What follows belongs to an exercise in optimizing a design on an open flow for small area; a production flow would make more cautious choices.
Only simulation tests tie the RTL to the original design; equivalence was not proved.
Not every run is shown, and edits may drop behaviour that the tests do not exercise.
Power and IR drop assume default switching activity.

## flow/design.v in outline (module list and top-level ports)
// module core: 2399 lines
module core(clock, reset_n, ce, address, in, out, rd, we);
  // ...
==> flow/flow/run.sh <==
#!/bin/bash
# The standard layout (standard.sh) with these changes:
#  - after the standard synthesis, the combinational logic between the registers
#    is re-mapped for area with ABC's &nf mapper (flow/remap.tcl); the registers
#    keep their cells and names;
#  - the port buffers inserted at global placement are the smallest buffer cell;
#  - clock tree synthesis inserts no dummy loads.
set -euo pipefail
export RES_DIR=$PWD/orfs/results/${FLOW_PLATFORM}/core/base
export BUFFER_PORTS_ARGS="-buffer_cell sky130_fd_sc_hd__buf_1"
export CTS_ARGS="-sink_clustering_enable -repair_clock_nets -buf_list sky130_fd_sc_hd__clkbuf_8 -dont_use_dummy_load"
YOSYS=$FLOW_HOME/../tools/install/yosys/bin/yosys
bash standard.sh synth > standard_synth.log 2>&1
cp "$RES_DIR/1_2_yosys.v" "$RES_DIR/1_2_yosys_std.v"
"$YOSYS" -c flow/remap.tcl > remap.log 2>&1
rm -f "$RES_DIR/1_synth.odb" "$RES_DIR/1_synth.sdc"
bash standard.sh > standard.log 2>&1
==> flow/flow/dont_use.txt <==
-dont_use sky130_fd_sc_hd__probe_p_8 -dont_use sky130_fd_sc_hd__probec_p_8 -dont_use sky130_fd_sc_hd__lpflow_bleeder_1 -dont_use sky130_fd_sc_hd__lpflow_clkbufkapwr_1 -dont_use sky130_fd_sc_hd__lpflow_clkbufkapwr_16 -dont_use sky130_fd_sc_hd__lpflow_clkbufkapwr_2 -dont_use sky130_fd_sc_hd__lpflow_clkbufkapwr_4 -dont_use sky130_fd_sc_hd__lpflow_clkbufkapwr_8 -dont_use sky130_fd_sc_hd__lpflow_clkinvkapwr_1 -dont_use sky130_fd_sc_hd__lpflow_clkinvkapwr_16 -dont_use sky130_fd_sc_hd__lpflow_clkinvkapwr_2 -dont_use sky130_fd_sc_hd__lpflow_clkinvkapwr_4 -dont_use sky130_fd_sc_hd__lpflow_clkinvkapwr_8 -dont_use sky130_fd_sc_hd__lpflow_decapkapwr_12 -dont_use sky130_fd_sc_hd__lpflow_decapkapwr_3 -dont_use sky130_fd_sc_hd__lpflow_decapkapwr_4 -dont_use sky130_fd_sc_hd__lpflow_decapkapwr_6 -dont_use sky130_fd_sc_hd__lpflow_decapkapwr_8 -dont_use sky130_fd_sc_hd__lpflow_inputiso0n_1 -dont_use sky130_fd_sc_hd__lpflow_inputiso0p_1 -dont_use sky130_fd_sc_hd__lpflow_inputiso1n_1 -dont_use sky130_fd_sc_hd__lpflow_inputiso1p_1 -dont_use sky130_fd_sc_hd__lpflow_inputisolatch_1 -dont_use sky130_fd_sc_hd__lpflow_isobufsrc_1 -dont_use sky130_fd_sc_hd__lpflow_isobufsrc_16 -dont_use sky130_fd_sc_hd__lpflow_isobufsrc_2 -dont_use sky130_fd_sc_hd__lpflow_isobufsrc_4 -dont_use sky130_fd_sc_hd__lpflow_isobufsrc_8 -dont_use sky130_fd_sc_hd__lpflow_isobufsrckapwr_16 -dont_use sky130_fd_sc_hd__lpflow_lsbuf_lh_hl_isowell_tap_1 -dont_use sky130_fd_sc_hd__lpflow_lsbuf_lh_hl_isowell_tap_2 -dont_use sky130_fd_sc_hd__lpflow_lsbuf_lh_hl_isowell_tap_4 -dont_use sky130_fd_sc_hd__lpflow_lsbuf_lh_isowell_4 -dont_use sky130_fd_sc_hd__lpflow_lsbuf_lh_isowell_tap_1 -dont_use sky130_fd_sc_hd__lpflow_lsbuf_lh_isowell_tap_2 -dont_use sky130_fd_sc_hd__lpflow_lsbuf_lh_isowell_tap_4 
==> flow/flow/remap.tcl <==
# Re-maps the combinational logic of the standard synthesis netlist for area.
# The registers (and tie cells) are kept as they are, instance for instance:
# they are black boxes here, so only the logic between them is re-mapped.
yosys -import
set lib $::env(FLOW_HOME)/platforms/sky130hd/lib/sky130_fd_sc_hd__tt_025C_1v80.lib
set res $::env(RES_DIR)
set fp [open flow/dont_use.txt r]; set du [string trim [read $fp]]; close $fp
read_liberty -ignore_miss_func $lib
blackbox sky130_fd_sc_hd__dfxtp_1 sky130_fd_sc_hd__edfxtp_1 sky130_fd_sc_hd__conb_1
read_verilog $res/1_2_yosys_std.v
hierarchy -check -top core
flatten
yosys rename -hide w:*.*
opt_clean
tee -o remap_before.txt stat -liberty $lib
abc -liberty $lib {*}$du -script "+strash;&get -n;&dch;&nf -R 1000 -F 10 -A 10 -a -p;&put;topo"
read_liberty -lib -ignore_redef $lib
splitnets
opt_clean -purge
hilomap -singleton -hicell sky130_fd_sc_hd__conb_1 HI -locell sky130_fd_sc_hd__conb_1 LO
insbuf -buf sky130_fd_sc_hd__buf_4 A X
check -assert
tee -o remap_after.txt stat -liberty $lib
write_verilog -noattr -nohex -nodec $res/1_2_yosys.v
==> flow/standard.sh <==
#!/bin/bash
# synth_recipe.tcl (not shown) runs the flow's synth.tcl, then flattens the netlist and writes it again
# the make line also repeats each setting of config.mk as NAME=value (left out here)
make -C /OpenROAD-flow-scripts/flow DESIGN_CONFIG=/design/flow/config.mk WORK_HOME=/design/flow/orfs CLKGATE_MAP_FILE= SYNTH_SCRIPT=/design/flow/synth_recipe.tcl "${@:-finish}"
==> flow/config.mk <==
export PLATFORM = sky130hd
export DESIGN_NAME = core
export DESIGN_NICKNAME = core
export VERILOG_FILES = /design/flow/design.v
export SDC_FILE = /design/flow/constraint.sdc
export NUM_CORES = 4
export LEC_CHECK = 0
export ABC_AREA = 1
export CAP_MARGIN = 20
export CORE_MARGIN = 2
export CORE_UTILIZATION = 45
export CTS_BUF_LIST = sky130_fd_sc_hd__clkbuf_8
export GPL_TIMING_DRIVEN = 0
export SLEW_MARGIN = 20
==> flow/constraint.sdc <==
create_clock -name core_clock -period 10.0 [get_ports {clock}]
set_input_delay 2.0000 -clock core_clock [delete_from_list [all_inputs] [get_ports {clock}]]
set_output_delay 2.0000 -clock core_clock [all_outputs]
set_load 0.01 [all_outputs]
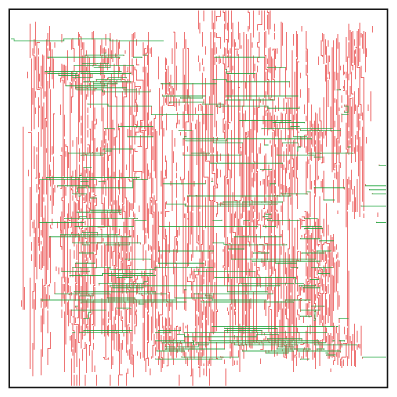
Fig. 1. Wiring by layer (run 1).
Drawn at 3 px/um. Two of the layers only.
Key: M3 = green [wire length 2610 um]; M2 = red [wire length 12700 um]
final WL: 27.4 mm
DR vias: 7537
wire per inst: 25.0 um
gr usage total: 34.0%

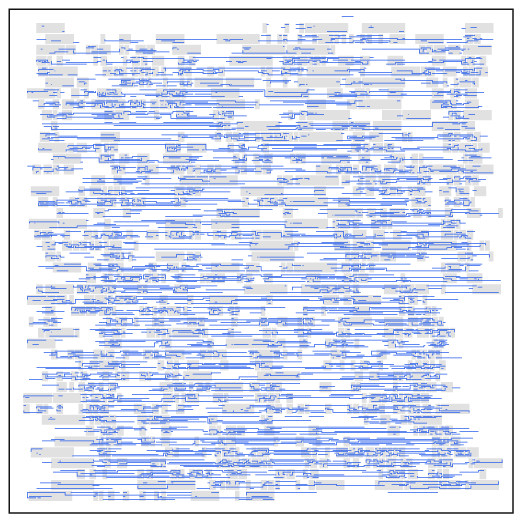
Fig. 2. Signal wires on met1 (run 1).
Drawn at 4 px/um.
The layer holds 42% of the routed length. The longest straight run is 52.0 um.
GR Util met1: 47.0%

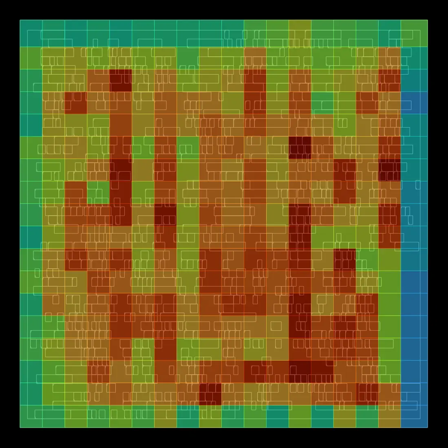
Fig. 3. Congestion heat map (run 1).
M3 GR Usage: 6.63%
met2 usage: 54.2%
Core Util, Final: 49.9%
GR peak layer: met2

==> results.yml, run 1 <==
timing:
  drv_slew: 0
  setup_viol: 0
  timing.final.crit_share_pct: 89.7
  rsz0062_at_grt: "no"
  setup_slack_ns: 1.03
  fin_setup_tns_ns: 0
  timing.fmax_mhz: 111
  tightest_slew_ns: 1.22
  fin_crit_ns: 8.97
  slew_headroom_pct: 18.9
  hold_viol_final: 0
  fin_skew_ns: 0.0166
critical_path:
  r2r_slack_ns: 1.99
  startpoint_type: "input port"
  cp.arrival_ns: 9.28
  cp.required_ns: 10.31
  worstSetupPathType: "in2reg"
  critPathCaptureType: "flop"
  reg2reg_depth: 20
  cpPeakStageDelay_ns: 0.66
  cpMaxStageDelayCell: "nor2_1"
  worstPathMaxFanout: 17
power_and_ir_drop:
  p_leak_uw: 0.00254
  p_switching_uw: 548
  finalPower_uw: 1220
  internal-power_uw: 668
  ir_drop_mv: 0.0736
  pwr-share-clk_pct: 17.7
  powerDensity_mw_per_mm2: 168
  pwr-share-seq_pct: 38.2
  combPwrFrac_pct: 44.1
  sw_frac_of_total_pct: 45.1
global_routing:
  grt_pass1_wl_mm: 41.6
  grt_start_max_net_pins: 45
  grt_pass1_vias: 6943
  grt_overflow_total: 0
  antenna_found_initial: 0
die:
  dieWidth_um: 126
  coreArea_sq_mm: 0.0145
  initial_core_util_pct: 45.9
  die_h_um: 126
  rows: 44
  io_pins: 37
  dieArea_sq_mm: 0.0158
clock_network:
  cts.clk_slew.worst_paths_ns: 0.09
  clock_path_buffers: 2
  htree_levels: 3
  post_cts_resized: 0
  cts_buffers: 9
  cts_sinks: 93
  clock_latency_ns: 0.38
  cts-hold-fix-buffers: 0
  cts-root-buf: "clkbuf_8"
  cts_tree: "built"
  post_cts_buffers: 0
drt:
  dr.pass1.iters: 5
  ant_nets: 0
  drt_iter0_markers: 1122
  drc: 0
  viasPerCell: 6.87
synthesis:
  syn_nets: 875
  syn_inst: 864
  ys_warn_count: 1
  avgSynthCellArea_sq_um: 7.70
  post_synth_instance_area_sq_mm: 0.00665
placement:
  pre_cts_slack_ns: 0.912
  port_buffers: 36
  place.gp.congestion: 0.987
  hpwl_mm: 19.8
hold_path:
  hold_path.class: "reg2reg"
  hold_depth: 2
cells_and_area:
  drive_above_1_share_pct: 2.85
  fillers: 1447
  regArea_sq_mm: 0.00216
  nNetsFinal: 925
  multi_input_area_sq_mm: 0.00442
  area_delta_synth_final_pct: 8.58
outcome:
  status: "timing/DRC/antenna clean"
run:
  cap_violations: 0
==> run 1: power by group through the flow <==
stage | clock [uW] | sequential (uW) | combinational (uW)
6_report | 215 | 465 | 537
5_1_grt | 229 | 467 | 576
4_1_cts | 219 | 462 | 519
3_5_place_dp | 0 | 471 | 517
3_3_place_gp | 0 | 471 | 509
2_1_floorplan | 0 | 455 | 346
==> run 1: critical path: cells and delay by family <==
kind                     cells  cell delay (ns)
buffers and inverters        1             0.48
adder cells (fa/ha/maj)      2             0.58
multiplexers                 1             0.28
XOR/XNOR                     2             0.21
AND/OR/NAND/NOR             15             3.65
AO/OA/AOI/OAI                9             2.06
==> run 1: layout make-up <==
class	count	share of cell area, %
flip-flops and latches	93	29.9
inverters	28	1.46
repair buffers	39	2.41
multi-input cells	743	61.2
well taps	184	3.19
diodes	1	0.0347
clock buffers	9	1.72
==> run 1: per-stage QoR <==
stage | std cells | instance area [sq um] | hold WS (ns)
6_report | 1097 | 7220 | 0.502
5_1_grt | 1096 | 7220 | 0.504
4_1_cts | 1095 | 7200 | 0.490
3_5_place_dp | 1086 | 7080 | 0.478
3_3_place_gp | 1084 | 7010 | 0.471
2_1_floorplan | 864 | 6650 | 0.418
==> run 1: cell usage in the layout (no fill, tap or decap), types with 5 or more instances in the layout <==
| cell type | count |
|---|---|
| o22ai_1 | 15 |
| nor2b_1 | 10 |
| and3_1 | 9 |
| xor2_1 | 12 |
| a21boi_0 | 11 |
| mux2_1 | 16 |
| o31ai_1 | 7 |
| or2_0 | 6 |
| a22o_1 | 8 |
| a21o_1 | 6 |
| buf_2 | 5 |
| and2_0 | 14 |
| nor2_1 | 81 |
| nand2b_1 | 19 |
| a222oi_1 | 16 |
| nor3_1 | 18 |
| nor4_1 | 7 |
| buf_1 | 31 |
| o21ai_0 | 86 |
| mux2i_1 | 10 |
| xnor2_1 | 13 |
| edfxtp_1 | 30 |
| nand2_1 | 125 |
| a22oi_1 | 10 |
| a31oi_1 | 10 |
| a211oi_1 | 11 |
| nand3_1 | 25 |
| a221oi_1 | 6 |
| clkinv_1 | 28 |
| clkbuf_8 | 9 |
| a21oi_1 | 91 |
| o21a_1 | 10 |
| o211ai_1 | 22 |
| dfxtp_1 | 63 |
==> run 1: routing by layer <==
metal / vias to the layer above / part of all wire, %
met5: - / 0
met4: 0 / 2.4
met3: 42 / 9.5
met2: 424 / 46
met1: 3655 / 42
li1: 3416 / -
==> run 1 -> run 2 <==
--- a/flow/flow/run.sh
+++ b/flow/flow/run.sh
@@ -1,7 +1,7 @@
 #!/bin/bash
 # The standard layout (standard.sh) with these changes:
 #  - after the standard synthesis, the combinational logic between the registers
-#    is re-mapped for area with ABC's &nf mapper (flow/remap.tcl); the registers
+#    is restructured (ABC &deepsyn) and re-mapped for area (ABC &nf), see flow/remap.tcl; the registers
 #    keep their cells and names;
 #  - the port buffers inserted at global placement are the smallest buffer cell;
 #  - clock tree synthesis inserts no dummy loads.
--- a/flow/flow/remap.tcl
+++ b/flow/flow/remap.tcl
@@ -1,4 +1,5 @@
-# Re-maps the combinational logic of the standard synthesis netlist for area.
+# Re-maps the combinational logic of the standard synthesis netlist for area:
+# two rounds of ABC's &deepsyn (90 s each) followed by the &nf area mapper.
 # The registers (and tie cells) are kept as they are, instance for instance:
 # they are black boxes here, so only the logic between them is re-mapped.
 yosys -import
@@ -13,7 +14,9 @@
 yosys rename -hide w:*.*
 opt_clean
 tee -o remap_before.txt stat -liberty $lib
-abc -liberty $lib {*}$du -script "+strash;&get -n;&dch;&nf -R 1000 -F 10 -A 10 -a -p;&put;topo"
+set nf "&nf -R 1000 -F 10 -A 10 -a -p"
+set round "strash;&get -n;&deepsyn -T 90;&dch;$nf;&put"
+abc -liberty $lib {*}$du -script "+strash;dc2;&get -n;&deepsyn -T 90;&dch;$nf;&put;$round;topo"
 read_liberty -lib -ignore_redef $lib
 splitnets
 opt_clean -purge
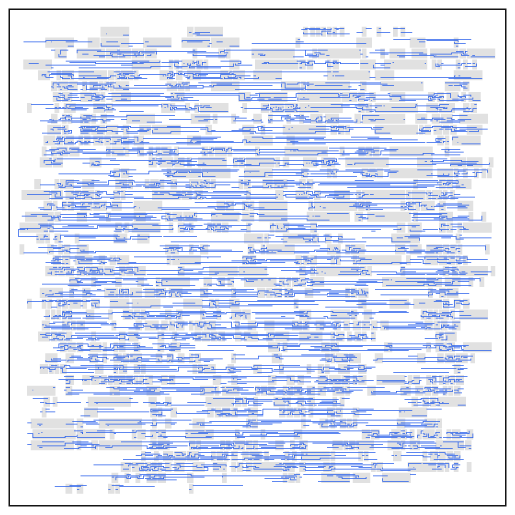
Fig. 4. Signal wires on met1 (run 2).
Drawn at 4 px/um.
849 nets have wire on it. The wires run mostly horizontal.
final WL: 26.0 mm
DR vias: 7300
GR Util met1: 47.3%

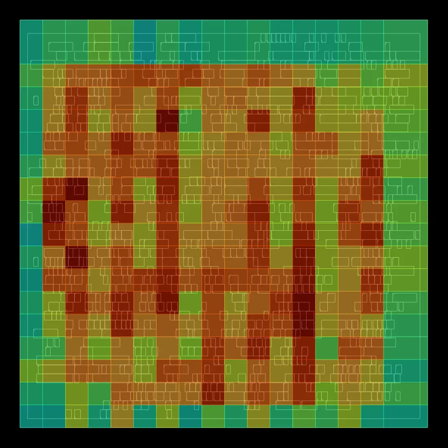
Fig. 5. Congestion heat map (run 2).
wire per inst: 24.4 um
M3 GR Usage: 9.39%
Core Util, Final: 50.4%
met2 usage: 51.6%

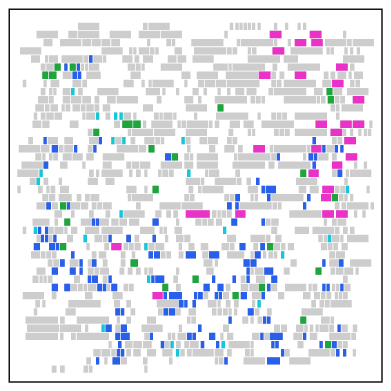
Fig. 6. Gate-type map (run 2).
Drawn at 3 px/um.
Key: inv cells = cyan [cells 24, where all over the die]; nor cells = blue [cells 137]; and/or cells = green [cells 27]; mux cells = magenta [cells 28]

==> results.yml, run 2 <==
outcome:
  status: "timing/DRC/antenna clean"
hold_path:
  hold_path.class: "reg2reg"
  hold_depth: 2
power_and_ir_drop:
  ir_drop_mv: 0.0967
  powerDensity_mw_per_mm2: 165
  p_leak_uw: 0.00239
clock_network:
  cts.clk_slew.worst_paths_ns: 0.08
  cts_tree: "built"
  clock_path_buffers: 2
  cts-root-buf: "clkbuf_8"
  post_cts_buffers: 0
  cts_buffers: 9
  htree_levels: 3
  cts_sinks: 93
  clock_latency_ns: 0.38
  cts-hold-fix-buffers: 0
  post_cts_resized: 0
timing:
  hold_ws_ns: 0.458
  drv_slew: 0
  tightest_slew_ns: 1.16
  timing.fmax_mhz: 108
  fin_setup_tns_ns: 0
  rsz0062_at_grt: "no"
  timing.final.crit_share_pct: 92.3
  slew_headroom_pct: 22.7
  hold_viol_final: 0
  fin_crit_ns: 9.23
  setup_viol: 0
  fin_skew_ns: 0.0379
placement:
  dpl_cell_area_sq_mm: 0.00689
  place.gp.congestion: 0.990
  hpwl_mm: 18.7
  dpl.cell_count: 1057
  port_buffers: 36
critical_path:
  critPathCaptureType: "flop"
  cp.required_ns: 10.30
  r2r_slack_ns: 0.77
  worstPathMaxFanout: 25
  startpoint_type: "flop"
  worstSetupPathType: "reg2reg"
  cp.arrival_ns: 9.53
  reg2reg_depth: 23
die:
  io_pins: 37
  dieWidth_um: 124
  die_h_um: 124
  initial_core_util_pct: 46.3
  rows: 43
  coreArea_sq_mm: 0.0139
  dieArea_sq_mm: 0.0153
drt:
  drc: 0
  dr.pass1.iters: 6
  viasPerCell: 6.85
  drt_iter0_markers: 890
  ant_nets: 0
synthesis:
  syn_inst: 838
  avgSynthCellArea_sq_um: 7.70
  post_synth_instance_area_sq_mm: 0.00645
  ys_warn_count: 1
  syn_nets: 849
global_routing:
  antenna_found_initial: 0
  grtUsageTotal_pct: 34.4
  grt_start_max_net_pins: 26
  grt_overflow_total: 0
  grt_pass1_vias: 6612
  grt_pass1_wl_mm: 39.1
cells_and_area:
  antenna_cells: 0
  area_delta_synth_final_pct: 8.82
  multi_input_area_sq_mm: 0.00426
  final_cells: 1066
  fillers: 1409
  regArea_sq_mm: 0.00216
  nNetsFinal: 899
  final_common_cell: "nand2_1"
  layout_common_cells: "nand2_1 (138), o21ai_0 (89), nor2_1 (80)"
  stdcell_area_sq_mm: 0.00702
  drive_above_1_share_pct: 3.27
run:
  cap_violations: 0
==> run 2: stage by stage <==
stage,total power (uW),setup WS [ns]
floorplan,749,3.32
finish,1160,0.770
global route,1200,0.283
detailed placement,929,1.20
global placement,917,0.910
CTS,1140,1.14
==> run 2: critical path, cell delays in order, from the launching register on <==
cell and delay [ns]:
dfxtp_1 0.93, nor2b_1 0.42, nor2_1 0.15, nand2_1 0.11
nor2_1 0.22, nor4_1 0.75, clkinv_1 0.16, a31oi_1 0.71
and2_0 0.50, nand2b_1 0.13, or3_1 0.47, o32ai_2 0.71
a22o_1 0.26, o21ai_0 0.15, a31oi_1 0.35, a21boi_0 0.25
maj3_1 0.43, nor3_1 0.24, nor2_1 0.09, xnor2_1 0.56
o221ai_1 0.50, or4_1 0.62, or3_1 0.33, a31oi_1 0.13
==> run 2: cell type report <==
cell class | count | area share [%]
clock buffer | 9 | 1.76
timing repair buffer | 39 | 2.30
inverter | 24 | 1.28
tap | 180 | 3.21
multi-input combinational | 721 | 60.7
sequential | 93 | 30.8
==> run 2: report_power, final <==
| group | switching [uW] | internal [uW] | total [uW] |
|---|---|---|---|
| Clock | 131 | 81.1 | 212 |
| Combinational | 343 | 140 | 483 |
| Sequential | 38.1 | 423 | 461 |
==> run 2: metal layers <==
layer	GRT usage (%)	wire (um)
met4	12.9	832
met3	9.39	2750
met2	51.6	11400
met1	47.3	11000
met5	0	0
## Run 3: large edit since run 2, in outline
flow/design.v: 2399 -> 2373 lines; modules unchanged: 0
  core: edited, 2399 -> 2373 lines
--- a/flow/config.mk
+++ b/flow/config.mk
@@ -9,5 +9,5 @@
 export CAP_MARGIN = 20
 export CORE_MARGIN = 2
-export CORE_UTILIZATION = 45
+export CORE_UTILIZATION = 60
 export CTS_BUF_LIST = sky130_fd_sc_hd__clkbuf_8
 export GPL_TIMING_DRIVEN = 0
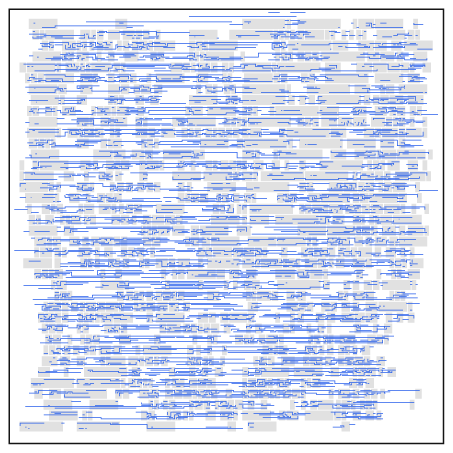
Fig. 7. Signal wires on met1 (run 3).
Drawn at 4 px/um.
The layer carries 9160 um of wire. The layer holds 38% of the routed length. The longest straight run is 36.3 um. 877 nets have wire on it. The wires run mostly horizontal.

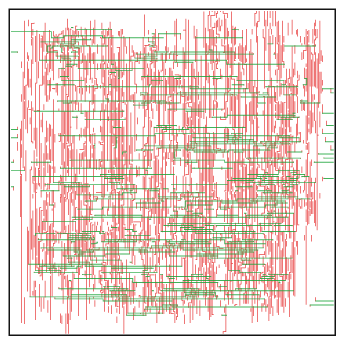
Fig. 8. Wiring by layer (run 3).
Drawn at 3 px/um. Two of the layers only.
Key: M3 = green [wire length 3250 um]; M2 = red [wire length 10500 um]
final WL: 24.3 mm
gr usage total: 42.7%
DR vias: 7546
wire per inst: 23.1 um

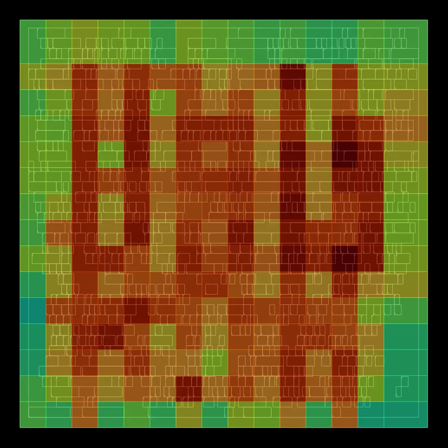
Fig. 9. Congestion heat map (run 3).
met2 usage: 63.7%
Core Util, Final: 65.3%
M3 GR Usage: 9.22%
GR Util met1: 57.9%

==> results.yml, run 3 <==
power_and_ir_drop:
  ir_drop_mv: 0.134
  powerDensity_mw_per_mm2: 185
  p_leak_uw: 0.00246
critical_path:
  startpoint_type: "input port"
  worstSetupPathType: "in2reg"
  cp.required_ns: 10.31
  reg2reg_depth: 25
  cp.arrival_ns: 8.85
  worstPathMaxFanout: 16
  r2r_slack_ns: 1.50
clock_network:
  clock_path_buffers: 2
  cts_tree: "built"
  cts_sinks: 93
  htree_levels: 3
  cts.clk_slew.worst_paths_ns: 0.09
  post_cts_resized: 0
  cts-root-buf: "clkbuf_8"
  cts_buffers: 9
  clock_latency_ns: 0.39
  cts-hold-fix-buffers: 0
timing:
  timing.fmax_mhz: 117
  rsz0062_at_grt: "no"
  setup_viol: 0
  fin_crit_ns: 8.54
  tightest_slew_ns: 1.14
  hold_viol_final: 0
  fin_setup_tns_ns: 0
  timing.final.crit_share_pct: 85.4
  slew_headroom_pct: 23.6
cells_and_area:
  antenna_cells: 0
  final_common_cell: "nand2_1"
  regArea_sq_mm: 0.00216
  drive_above_1_share_pct: 2.08
  multi_input_area_sq_mm: 0.00428
  area_delta_synth_final_pct: 7.26
  nNetsFinal: 925
  layout_common_cells: "nand2_1 (143), a21oi_1 (94), nor2_1 (90)"
placement:
  pre_cts_slack_ns: 1.42
  hpwl_mm: 18.0
  port_buffers: 36
  place.gp.congestion: 1.01
synthesis:
  avgSynthCellArea_sq_um: 7.52
  syn_nets: 877
  syn_inst: 866
  ys_warn_count: 1
  post_synth_instance_area_sq_mm: 0.00651
die:
  dieWidth_um: 108
  initial_core_util_pct: 60.9
  dieArea_sq_mm: 0.0117
  coreArea_sq_mm: 0.0107
  die_h_um: 108
  io_pins: 37
  rows: 38
global_routing:
  grt_overflow_total: 0
  grt_start_max_net_pins: 28
  antenna_found_initial: 0
  top_usage_layer: "met2"
drt:
  viasPerCell: 7.17
  drc: 0
  dr.pass1.iters: 11
  drt_iter0_markers: 1295
  ant_nets: 0
outcome:
  status: "timing/DRC/antenna clean"
run:
  cap_violations: 0
==> run 3: per-layer routing <==
metal	wire length [um]	vias up
li1	-	3361
met1	9160	3492
met2	10500	575
met3	3250	118
met4	1380	0
met5	0	-
==> run 3: through the flow <==
stage               cells  hold WS, ns  area (sq um)  utilization, %
floorplan             866        0.420          6510               -
global placement     1042        0.435          6820            63.8
detailed placement   1043        0.450          6850            64.0
CTS                  1052        0.466          6970            65.2
global route         1052        0.489          6990            65.3
finish               1052        0.471          6990            65.3
==> run 3: final cells by class <==
type                       instances  share of cell area (%)
clock buffer                       9                    1.77
sequential                        93                    30.9
multi-input combinational        747                    61.3
inverter                          26                    1.40
tap                              140                    2.51
timing repair buffer              37                    2.06
==> run 3: power breakdown <==
group	internal [uW]	leakage, uW	switching, uW	total, uW
Combinational	185	0.00161	426	611
Sequential	430	0.000783	43.5	473
Clock	81.1	0.0000647	130	211
==> run 3: worst max-delay path, stage by stage <==
cell	delay (ns)
buf_1	0.81
nor2b_1	0.28
nand3_1	0.26
nand2_1	0.24
nand3b_1	0.32
a221oi_1	0.74
xor2_1	0.32
or2_0	0.22
nand3_1	0.10
nor2b_1	0.19
nand3_1	0.10
nand2_1	0.11
maj3_1	0.39
nand2_1	0.07
nand2_1	0.07
o21ai_0	0.29
a21oi_1	0.17
maj3_1	0.48
xnor2_1	0.42
o221ai_1	0.46
or4b_1	0.67
a31oi_1	0.14
==> run 3 -> run 4 <==
--- a/flow/config.mk
+++ b/flow/config.mk
@@ -8,7 +8,7 @@
 export ABC_AREA = 1
 export CAP_MARGIN = 20
 export CORE_MARGIN = 2
-export CORE_UTILIZATION = 60
+export CORE_UTILIZATION = 45
 export CTS_BUF_LIST = sky130_fd_sc_hd__clkbuf_8
 export GPL_TIMING_DRIVEN = 0
 export SLEW_MARGIN = 20
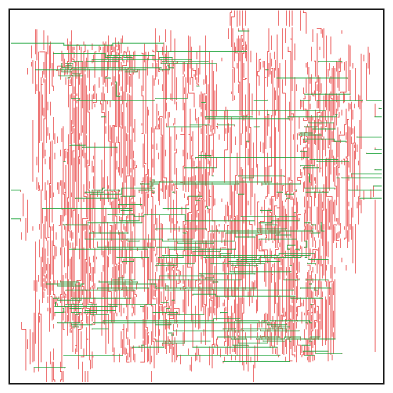
Fig. 10. Wiring by layer (run 4).
Drawn at 3 px/um. Two of the layers only.
Key: M2 = red [wire length 11900 um]; M3 = green [wire length 2610 um]

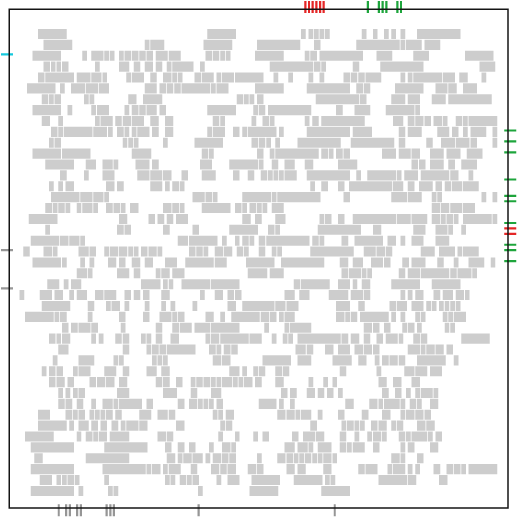
Fig. 11. Ports around the boundary (run 4).
Drawn at 4 px/um. Pins as bars across the die edge, other pins in grey.
Key: clock = cyan [pins 1, direction input, edge west]; address = green [pins 16, direction output, edge 10 east, 6 north]; out = red [pins 8, direction output, edge 6 north, 2 east]

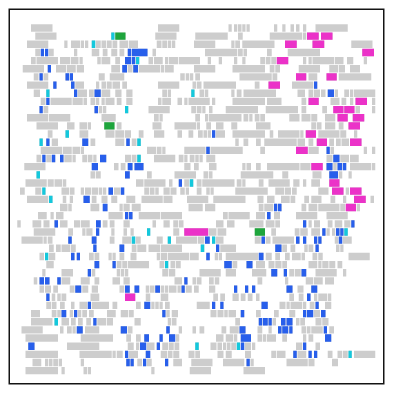
Fig. 12. Gate-type map (run 4).
Drawn at 3 px/um.
Key: fa/ha/maj cells = green [cells 3]; nor cells = blue [cells 147, where all over the die]; inv cells = cyan [cells 26]; mux cells = magenta [cells 28]
final cell count without fillers: 1093
most common cell after layout, fill and taps aside: nand2_1

==> results.yml, run 4 <==
outcome:
  status: "timing/DRC/antenna clean"
clock_network:
  cts-root-buf: "clkbuf_8"
  post_cts_buffers: 0
  cts_sinks: 93
  post_cts_resized: 0
  clock_latency_ns: 0.40
  cts_buffers: 9
  cts_tree: "built"
  htree_levels: 3
  cts.clk_slew.worst_paths_ns: 0.10
  cts-hold-fix-buffers: 0
  clock_path_buffers: 2
timing:
  fin_skew_ns: 0.0527
  tightest_slew_ns: 1.22
  slew_headroom_pct: 18.6
  hold_viol_final: 0
  rsz0062_at_grt: "no"
  drv_slew: 0
  fin_crit_ns: 8.62
  timing.final.crit_share_pct: 86.2
  setup_viol: 0
  timing.fmax_mhz: 116
  fin_setup_tns_ns: 0
global_routing:
  grt_pass1_vias: 6682
  grt_overflow_total: 0
  grt_pass1_wl_mm: 39.6
  antenna_found_initial: 0
  grt_start_max_net_pins: 28
  grtUsageTotal_pct: 32.8
critical_path:
  r2r_slack_ns: 1.38
  startpoint_type: "input port"
  cp.required_ns: 10.32
  crit_chain: "buf_1, and3_1, nand3_1, nand2_1, nand3b_1, a221oi_1, xor2_1, or2_0, nand3_1, nor2b_1, nand3_1, nand2_1, maj3_1, nand2_1, nand2_1, o21ai_0, a21oi_1, maj3_1, xnor2_1, o221ai_1, or4b_1, a31oi_1"
  cp.arrival_ns: 8.94
  reg2reg_depth: 25
  crit_top_cell: "nand2_1"
  worst-path-buf-inv: 1
  worstPathMaxFanout: 17
  critPathCaptureType: "flop"
  cpMaxStageDelayCell: "buf_1"
  cp_num_cells: 22
  worstSetupPathType: "in2reg"
  crit_family: "simple AND/OR/NAND/NOR gates"
  cpPeakStageDelay_ns: 0.85
cells_and_area:
  area_delta_synth_final_pct: 8.18
  antenna_cells: 0
  drive_above_1_share_pct: 2.08
  multi_input_area_sq_mm: 0.00428
  regArea_sq_mm: 0.00216
  layout_common_cells: "nand2_1 (143), a21oi_1 (94), nor2_1 (90)"
  fillers: 1434
  nNetsFinal: 926
die:
  initial_core_util_pct: 46.6
  dieWidth_um: 124
  die_h_um: 124
  dieArea_sq_mm: 0.0155
  io_pins: 37
  rows: 43
  coreArea_sq_mm: 0.0140
drt:
  drt_iter0_markers: 1079
  drc: 0
  viasPerCell: 6.82
  ant_nets: 0
  dr.pass1.iters: 6
  wire_per_inst_um: 24.1
  vias: 7457
  drt-total-wl_mm: 26.3
power_and_ir_drop:
  finalPower_uw: 1310
  ir_drop_mv: 0.0805
  internal-power_uw: 697
  p_leak_uw: 0.00246
  pwr-share-seq_pct: 36.3
  powerDensity_mw_per_mm2: 186
  pwr-share-clk_pct: 16.6
  sw_frac_of_total_pct: 46.8
  p_switching_uw: 614
  combPwrFrac_pct: 47.2
hold_path:
  hold_path.class: "reg2reg"
  hold_depth: 2
synthesis:
  syn_nets: 877
  syn_inst: 866
  ys_warn_count: 1
  post_synth_instance_area_sq_mm: 0.00651
  avgSynthCellArea_sq_um: 7.52
placement:
  port_buffers: 36
  place.gp.congestion: 0.952
  hpwl_mm: 19.6
run:
  cap_violations: 0
==> run 4: power by group through the flow <==
stage,Clock [uW],Sequential (uW),Combinational (uW)
5_1_grt,233,478,668
4_1_cts,216,472,599
3_3_place_gp,0,480,586
3_5_place_dp,0,481,597
2_1_floorplan,0,463,401
6_report,217,475,618
==> run 4: layout make-up <==
class	count	share of cell area, %
multi-input combinational	747	60.8
sequential	93	30.7
tap	180	3.20
timing repair buffer	38	2.18
clock buffer	9	1.76
inverter	26	1.38
==> run 4: per-layer routing <==
| metal | vias up | routed length (um) | global-route usage (%) |
|---|---|---|---|
| met1 | 3545 | 10900 | 45.0 |
| li1 | 3364 | - | - |
| met4 | 0 | 863 | 12.6 |
| met3 | 65 | 2610 | 5.63 |
| met5 | - | 0 | 0 |
| met2 | 483 | 11900 | 51.7 |
==> run 4: worst reg2reg max path, cell delays in order, from the launching register on <==
cell and delay, ns:
dfxtp_1 1.03, nor2b_1 0.18, nand2_1 0.17, a21oi_1 0.11, a21oi_1 0.53, nand2_1 0.44
a21oi_1 0.34, nand2_1 0.22, or2_0 0.51, a221oi_1 0.81, xor2_1 0.33, or2_0 0.22
nand3_1 0.11, nor2b_1 0.18, nand3_1 0.09, nand2_1 0.11, maj3_1 0.40, nand2_1 0.08
nand2_1 0.08, o21ai_0 0.28, a21oi_1 0.15, maj3_1 0.49, xnor2_1 0.41, o221ai_1 0.45
or4b_1 0.67, a31oi_1 0.15
==> run 4: per-stage QoR <==
stage	cells	util, %	cell area (sq um)	setup slack [ns]	hold slack [ns]
4_1_cts	1093	50.4	7050	1.57	0.469
6_report	1093	50.4	7050	1.38	0.463
5_1_grt	1093	50.4	7050	0.887	0.500
2_1_floorplan	866	-	6510	3.42	0.420
3_5_place_dp	1084	49.5	6920	1.18	0.449
3_3_place_gp	1082	49.1	6870	1.15	0.435

==> screenshots <==
Ports around the boundary.
Drawn at 4 px/um. Pins as bars across the die edge, other pins in grey.
shot_01.png
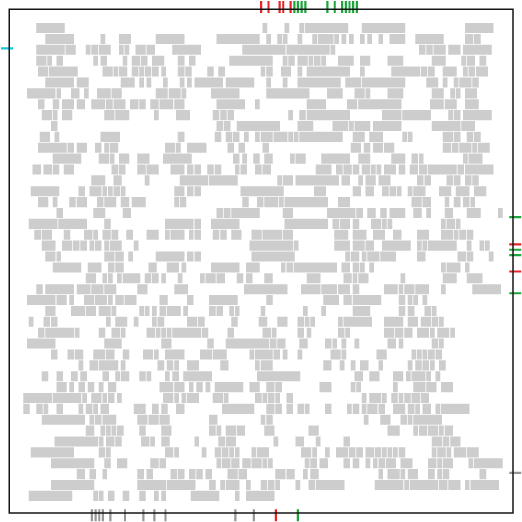
shot_02.png
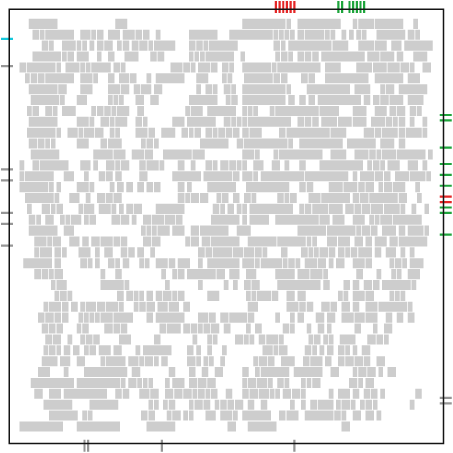
shot_03.png
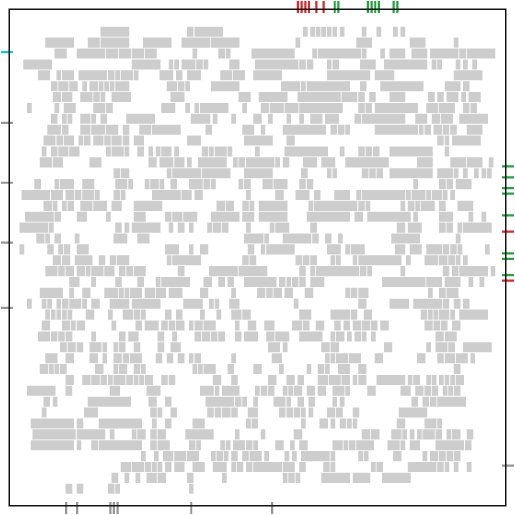
shot_01.png is run 1.
shot_02.png is run 3.
shot_03.png is run 2.
The one with the smallest die is shot_02.png.

Key to shot_03.png:
Key: out = red [pins 8, direction output, edge 6 north, 2 east]; address = green [pins 16, direction output, edge 8 east, 8 north]; clock = cyan [pins 1, direction input, edge west]

[re-timing with driven ports]
How much do the figures lean on ideal ports? The routed layouts below were timed once more, with nothing changed but the port constraints. Step 1: set_driving_cell puts a clkbuf_16 on clock and a buf_2 on each other input, an assumption about the parent block. Step 2, shift: input delay + t, output delay - t, t = (earliest + latest rising clock arrival at the registers) / 2. This alone moves slack from input paths to output paths. Slacks: no drivers / after step 1 / after step 2; pairs: no drivers / after step 1.
run | shift t [ns] | setup slack, ns | hold WS [ns] | latest minus earliest clock arrival (ns) | cell pins on the clock port's net
run 1 | 0.414 | 1.030 / 1.050 / 0.636 | 0.502 / 0.502 / 0.502 | 0.016 / 0.016 | 1
run 2 | 0.401 | 0.770 / 0.770 / 0.770 | 0.458 / 0.458 / 0.458 | 0.038 / 0.038 | 1
run 3 | 0.416 | 1.459 / 1.467 / 1.051 | 0.471 / 0.471 / 0.471 | 0.031 / 0.031 | 1
run 4 | 0.415 | 1.375 / 1.382 / 0.969 | 0.463 / 0.463 / 0.463 | 0.053 / 0.052 | 1
After both steps setup and hold are still met in every run listed. For run 3, which loses most, drivers alone change the setup slack by +0.008 ns; drivers and shift together by -0.408 ns.
